Background: an optimization exercise with open tools, aiming at small area, a short achievable clock period and few clock cycles. Do not read the settings as production practice. In this exercise RTL edits were held to simulation tests only and were not proved equivalent to the original. Power figures rest on the tool's default switching activity, not on a simulated workload.

## config.mk

```make
export PLATFORM = sky130hd
export DESIGN_NAME = fc_layer
export DESIGN_NICKNAME = fc_layer
export VERILOG_FILES = /design/flow/design.v
export SDC_FILE = /design/flow/constraint.sdc
export NUM_CORES = 4
export LEC_CHECK = 0
export CAP_MARGIN = 20
export CORE_AREA = 5 5 495 495
export DIE_AREA = 0 0 500 500
export SLEW_MARGIN = 20
```

## constraint.sdc

```tcl
create_clock -name core_clock -period 10.0 [get_ports {clk}]
set_input_delay 2.0000 -clock core_clock [delete_from_list [all_inputs] [get_ports {clk}]]
set_output_delay 2.0000 -clock core_clock [all_outputs]
set_load 0.01 [all_outputs]
```

## design.v

```verilog
module fixed_point_modification (result, modifiedOut);
	parameter n = 32,  
		m = 10;    
	input signed [n-1:0] result;
	output reg signed [15:0] modifiedOut;   
	reg signed [m-1:0] integerPart;
	always @ (*)
	begin
		integerPart = result[n-1:n-m];    
		if (integerPart > 15) begin
			modifiedOut[15:11] = 15;
			modifiedOut[10:0] = {11{1'b1}};
		end else if(integerPart < -16) begin
			modifiedOut[15:11] = -16;
			modifiedOut[10:0] = {11{1'b0}};
		end else begin
			modifiedOut[15:11] = integerPart[4:0];
			modifiedOut[10:0] = result[n-m-1:n-m-11];  
		end
	end
endmodule
module add(in1,in2,out);
	input signed [15:0] in1,in2;
	output signed [15:0] out;
	wire signed [16:0] addOut;	
	assign addOut = in1 + in2;
	fixed_point_modification #(.n(17), .m(6)) addFP(addOut, out);
endmodule
module Multiplier #(parameter N = 16) (M,R,fixedMulResult,clk,finish,enable,reset);
    input clk;
    input enable;
    input [N-1:0] M,R;
    input reset;
    reg [5:0] i;
    output reg finish;
    reg [(2*N)+1:0] A;
    reg [(2*N)+1:0] S;
    reg [(2*N)+1:0] P;
    reg [(2*N)-1:0] mulResult;
    output signed [15:0] fixedMulResult;
    wire [N:0] Mext = {M[N-1], M};
    wire [N:0] Mneg = -Mext;
    reg  [(2*N)+1:0] Pnext;
    fixed_point_modification #(.n(32),.m(10)) fp(.result(mulResult),.modifiedOut(fixedMulResult));
always @(*) begin
    case (P[1:0])
        2'b01: Pnext = P + A;
        2'b10: Pnext = P + S;
        default: Pnext = P;
    endcase
end
always @(posedge clk) begin
    if (reset) begin
            A <= {Mext, {N+1{1'b0}}};
            S <= {Mneg, {N+1{1'b0}}};
            P <= {{N+1{1'b0}}, R, 1'b0};
            i <= 0;
            finish <= 0;
            mulResult <= 0;
        end
    else if(enable) begin
        if (i < N) begin
            P <= {Pnext[(2*N)+1], Pnext[(2*N)+1:1]};
            i <= i + 1;
            mulResult <= 0;
        end
        else begin
           mulResult <= P[2*N:1];
           finish <= 1;
        end
    end
end
endmodule
module fc_layer #(parameter numNodesIn = 8,
                  parameter numNodesOut = 8)
                 (enable,
                  reset,
                  inputNodes,
                  outputNodes,
                  weights,
                  biases,
                  finished,
                  clk);
    input enable, reset;
    input clk;
    input [16*numNodesIn-1: 0] inputNodes;
    output [16*numNodesOut-1: 0] outputNodes;
    input [16*numNodesIn*numNodesOut-1: 0] weights;
    input [16*numNodesOut-1: 0] biases;
    reg [15: 0] outNodes[0: numNodesOut - 1];
    reg [15: 0] mulInput1, mulInput2;
    wire signed [15: 0] mulOutput;
    wire mulFinished;
    reg mulEnable, mulReset;
    reg [15: 0] addInput1, addInput2;
    wire [15: 0] addOutput;
    reg startedMultiplier;
    Multiplier #(.N(16)) mul(.M(mulInput1), .R(mulInput2), .fixedMulResult(mulOutput), .clk(clk), .finish(mulFinished), .enable(mulEnable), .reset(mulReset));
    add adder(.in1(addInput1), .in2(addInput2), .out(addOutput));
    reg [1: 0] state;
    output reg finished;
    reg [10: 0] inputsI;
    reg [10: 0] weightsI;
    reg [10: 0] curWeightsI;
    reg [10: 0] outputsI;
    reg [2: 0] stage;
    genvar g;
    generate
        for (g = 0; g < numNodesOut; g = g + 1) begin : outs
            assign outputNodes[16*g +: 16] = outNodes[g];
        end
    endgenerate
    always @(posedge clk) begin
        if (reset == 1) begin
            stage             <= 1;
            state             <= 0;
            finished          <= 0;
            mulEnable         <= 0;
            mulReset          <= 0;
            startedMultiplier <= 0;
        end
        else if (enable) begin
            if (stage == 1) begin
                weightsI          <= 0;
                inputsI           <= 0;
                outputsI          <= 0;
                startedMultiplier <= 0;
                stage             <= 2;
                state             <= 0;
            end
            else if (stage == 2) begin
                outNodes[outputsI] <= 0;
                inputsI            <= 0;
                curWeightsI        <= 0;
                stage              <= 3;
            end
            else if (stage == 3) begin
                if (state == 0) begin
                    if (startedMultiplier == 0) begin
                        mulEnable         <= 1;
                        mulReset          <= 1;
                        mulInput1         <= inputNodes[16*inputsI +: 16];
                        mulInput2         <= weights[16*weightsI +: 16];
                        startedMultiplier <= 1;
                    end
                    else if (mulReset == 1)
                        mulReset <= 0;
                    else if (mulFinished == 1) begin
                        state             <= 1;
                        mulEnable         <= 0;
                        startedMultiplier <= 0;
                    end
                end
                else if (state == 1) begin
                    addInput1 <= mulOutput;
                    addInput2 <= outNodes[outputsI];
                    state     <= 2;
                end
                else begin
                    outNodes[outputsI] <= addOutput;
                    weightsI           <= weightsI + 1;
                    if (curWeightsI + 1 < numNodesIn) begin
                        curWeightsI <= curWeightsI + 1;
                        inputsI     <= inputsI + 1;
                    end
                    else begin
                        stage       <= 4;
                    end
                    state <= 0;
                end
            end
            else if (stage == 4) begin
                if (state == 0) begin
                    addInput1 <= biases[16*outputsI +: 16];
                    addInput2 <= outNodes[outputsI];
                    state     <= 1;
                end
                else begin
                    outNodes[outputsI] <= addOutput;
                    outputsI           <= outputsI + 1;
                    if (outputsI + 1 < numNodesOut) begin
                        stage <= 2;
                    end
                    else
                        stage <= 5;
                    state <= 0;
                end
            end
            else 
                finished <= 1;
        end
    end
endmodule
```

## run.sh

```bash
#!/bin/bash
# synth_recipe.tcl (not shown) runs the flow's synth.tcl, then flattens the netlist and writes it again
# the make line also repeats each setting of config.mk as NAME=value (left out here)
make -C /OpenROAD-flow-scripts/flow DESIGN_CONFIG=/design/flow/config.mk WORK_HOME=/design/flow/orfs CLKGATE_MAP_FILE= SYNTH_SCRIPT=/design/flow/synth_recipe.tcl finish
```

==> results.txt <==
* Place WS at 4.68 ns
* Status: timing/DRC/antenna clean
* Syn Nets at 3169
* FF/Latch Area at 0.00940 mm2
* Worst clock skew at 0.0170 ns
* Post-CTS sizing at 0
* Initial core utilization at 10.7%
* Die width at 500 um
* Min-delay worst type: reg2reg
* Synth Instances at 1828
* Final hold violation count at 0
* Util after Layout at 18.9%
* Worst-Margin Slew at 1.18 ns
* DRT Pass-1 Iters at 5
* Number of post-CTS setup repair buffers at 0
* Routability cong. at 0.955
* Starting DRC count in detailed routing at 2354
* Ys async rst share at 0%
* Top post-synthesis cells by area: mux4_2 (37%), edfxtp_1 (32%), dfxtp_1 (4.5%), ha_1 (2.7%), mux2i_1 (2.6%)
* Total negative setup slack at 0 ns
* Clock slew at reported path FFs at 0.06 ns
* # port buffers at 1411
* Crit share post-route at 47.3%
* CTS max path bufs at 3
* Main flop type after synthesis: edfxtp_1
* Post-synth EDFFs at 275
* Root buf cell: clkbuf_16
* Global-route wire length before repair at 273000 um
* Yosys top cell area share at 36.6%
* Leakage at 0.0147 uW
* Critical path arrival at 4.99 ns
* Sequential fraction of the synthesis area at 36.7%
* CP Class: in2reg
* FP Rows at 179
* Clock latency on the worst-skew pair at 0.58 ns
* Hold Buf Count CTS at 0
* Die footprint at 0.250 mm2
* Area delta synth->final at 75.9%
* DPL Wire Length at 197000 um
* Largest net degree at the start of global routing at 102
* R2R setup slack at 5.82 ns
* Warnings from Yosys at 4
* Number of antenna-violating nets in the routed design at 0
* Worst Path Max Fanout at 12
* Final Setup Violations at 0
* Congestion Overflow GR at 0
* Number of global-route vias before repair at 25700
Testbench counts, summed over its fixed seeds: cycles 137,760.
==> per-layer routing <==
layer | GRT usage, % | vias to the layer above | wire [um]
li1 | - | 10400 | -
met1 | 19.3 | 12700 | 83200
met2 | 29.5 | 1515 | 109000
met3 | 4.65 | 398 | 17000
met4 | 6.08 | 58 | 10100
met5 | 0 | - | 395
==> worst max-delay path, delay by kind of cell <==
family / cells / cell delay [ns]
and+or+nand+nor: 1 / 0.40
AOI/OAI and AO/OA: 3 / 1.66
buffers and inverters: 2 / 0.92
==> cell usage in the layout, fill, tap and decap left out, types with 8 or more instances in the layout <==
cell	instances
diode_2	76
a211oi_1	13
nor3_1	17
buf_4	41
xor2_1	42
dfxtp_1	54
and3_1	11
mux4_2	416
or3_1	9
clkbuf_16	43
edfxtp_1	275
mux2i_1	62
and2_1	8
a22o_1	21
o21a_1	11
mux2_2	22
nand4_1	12
nor4_1	8
ha_1	55
o22ai_1	36
nor2b_1	12
xnor2_1	35
a21o_1	13
a21oi_1	53
nand3b_1	10
clkdlybuf4s50_1	1411
a22oi_1	8
o21bai_1	12
nor2_1	119
nand2_1	104
nand2b_1	8
o21ai_0	80
nand3_1	32
inv_1	21
==> registers in the layout, summed over array words and instances (netlist names), 2 cells and up, named ones only <==
signal	flops
mul.i	6
state	2
inputsI	5
mul.A	16
addInput2	16
weightsI	8
mul.P	33
mulInput1	16
addInput1	16
outputsI	11
curWeightsI	11
stage	3
mulInput2	16
outNodes	128
mul.S	16
mul.mulResult	21
==> Yosys cell counts (13+ instances only) <==
| library cell | n |
|---|---|
| clkbuf_1 | 97 |
| nor3_1 | 20 |
| nand2_1 | 104 |
| o21ai_0 | 80 |
| buf_1 | 26 |
| a211oi_1 | 13 |
| a21o_1 | 13 |
| edfxtp_1 | 275 |
| inv_1 | 21 |
| a22o_1 | 21 |
| mux2_2 | 22 |
| mux4_2 | 416 |
| nor2_1 | 125 |
| o22ai_1 | 36 |
| nand3_1 | 32 |
| mux2i_1 | 67 |
| xor2_1 | 42 |
| a21oi_1 | 54 |
| buf_2 | 31 |
| ha_1 | 55 |
| dfxtp_1 | 57 |
| xnor2_1 | 35 |
==> final cells by class <==
type | count | share of cell area, %
timing repair buffer | 1459 | 32.3
tap | 3167 | 8.80
clock inverter | 21 | 0.367
clock buffer | 49 | 2.44
sequential | 332 | 20.9
antenna | 76 | 0.422
inverter | 21 | 0.175
multi-input combinational | 1321 | 34.6
==> worst paths after layout <==
path          startpoint               to  cells after the start
max                reset  outNodes[5][14]                      6
max reg2reg  weightsI[0]     mulInput2[5]                      6
min reg2reg     mul.i[5]         mul.i[5]                      1
min             mul.i[5]         mul.i[5]                      1
==> stage by stage <==
stage	total power [uW]	instances	hold WS, ns	instance area, um2
finish	7160	6446	0.466	45000
global route	7550	6422	0.477	45000
CTS	7350	6370	0.471	44800
detailed placement	5890	6300	0.459	43600
global placement	5860	6296	0.460	43500
floorplan	3940	1828	0.439	25600
==> power breakdown <==
group / total [uW] / switching (uW) / internal [uW]
clock: 1420 / 610 / 813
combinational: 3880 / 2060 / 1810
sequential: 1860 / 179 / 1680
==> cell families (layout without fill, tap and decap cells) <==
group,after synthesis,after routing,share of synthesized area (%)
muxes,505,505,40.2
DFF,332,332,36.7
adders and majority gates,58,58,2.92
xor gates and xnor gates,78,78,2.70
AOI/OAI and AO/OA,304,304,7.84
and+or+nand+nor,376,376,6.90
buffers and inverters,175,1550,2.72
other,0,76,0
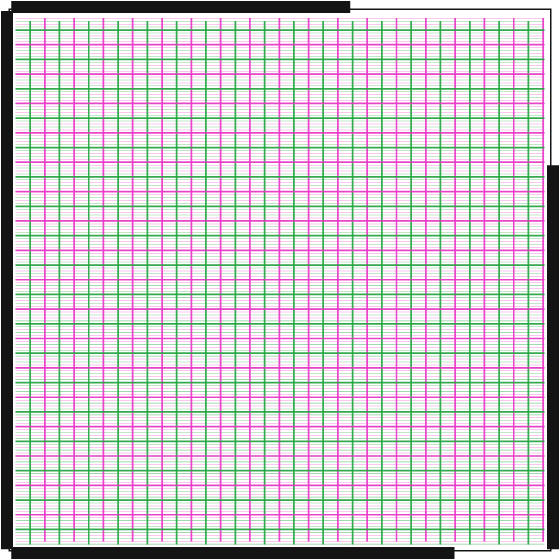
**Above:** floorplan with the power grid.
Pins as bars on the die edge.
- green: VSS
- magenta: VDD
- rows: 179
- met4 straps: 36
core area: 0.239 mm2
chip height: 500 um
Peak VDD IR: 0.108 mV

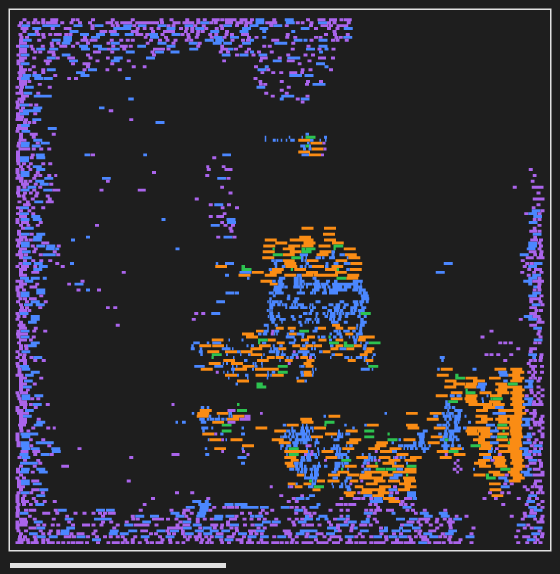
**Above:** placed cells, one color a class.
Scale bar: 200 um.
- orange: flip-flops (cells 332; share of their area 23%)
- blue: all other logic (cells 1342; share of their area 38%)
- green: clock drivers and dummy loads (cells 70; share of their area 3.1%)
- purple: other buffers and delay cells (cells 1459; share of their area 36%)

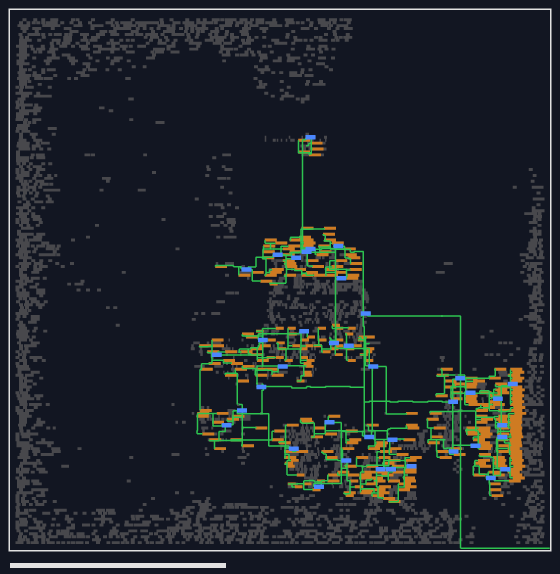
**Above:** clock wires, drivers and flops.
Scale bar: 200 um.
- orange: flip-flops (count 332)
- blue: cells driving clock nets (count 39)
- green: clock wires (length 5290 um)
- routed clock nets: 40

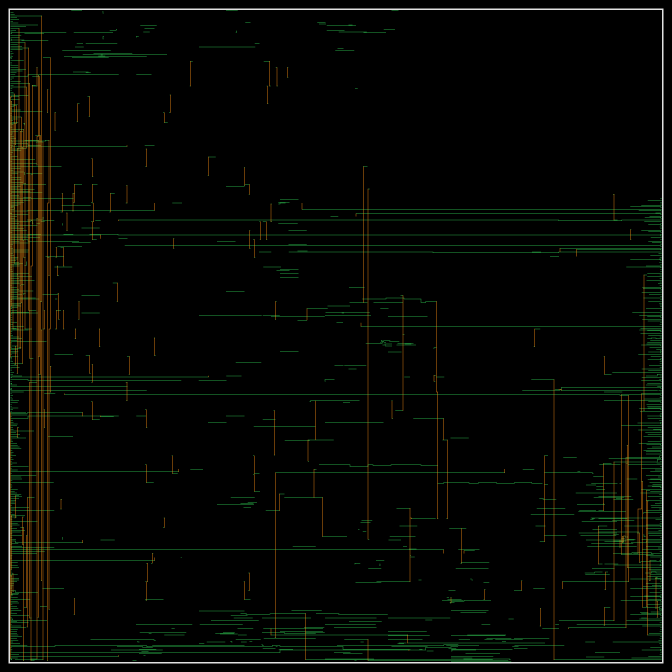
**Above:** signal wires by layer.
Only two layers are drawn.
- green: met3 (wire length 17000 um)
- orange: met4 (wire length 10100 um)
vias: 25100
global-route usage over all layers: 16.7%

afterwards: timing with drivers on the ports:
The results above use ideal ports. As a check the final layout listed here was re-extracted and re-timed, cells and wires unchanged. Step 1, drivers: a clkbuf_16 drives clk and a buf_2 each remaining input, both assumed. Step 2 times the ports against the registers' clock, not the clock port: input delays grow and output delays shrink by t, the midpoint of the rising clock arrivals with the driver on. a / b / c = no drivers / after step 1 / after step 2; a / b = the first two.
t, ns: 0.649
setup slack, ns: 5.270 / 5.309 / 4.660
worst slew at a driven data input, ns: 0.52
After both steps setup and hold are still met in this run. For this run, drivers alone change the setup slack by +0.039 ns; drivers and shift together by -0.610 ns.
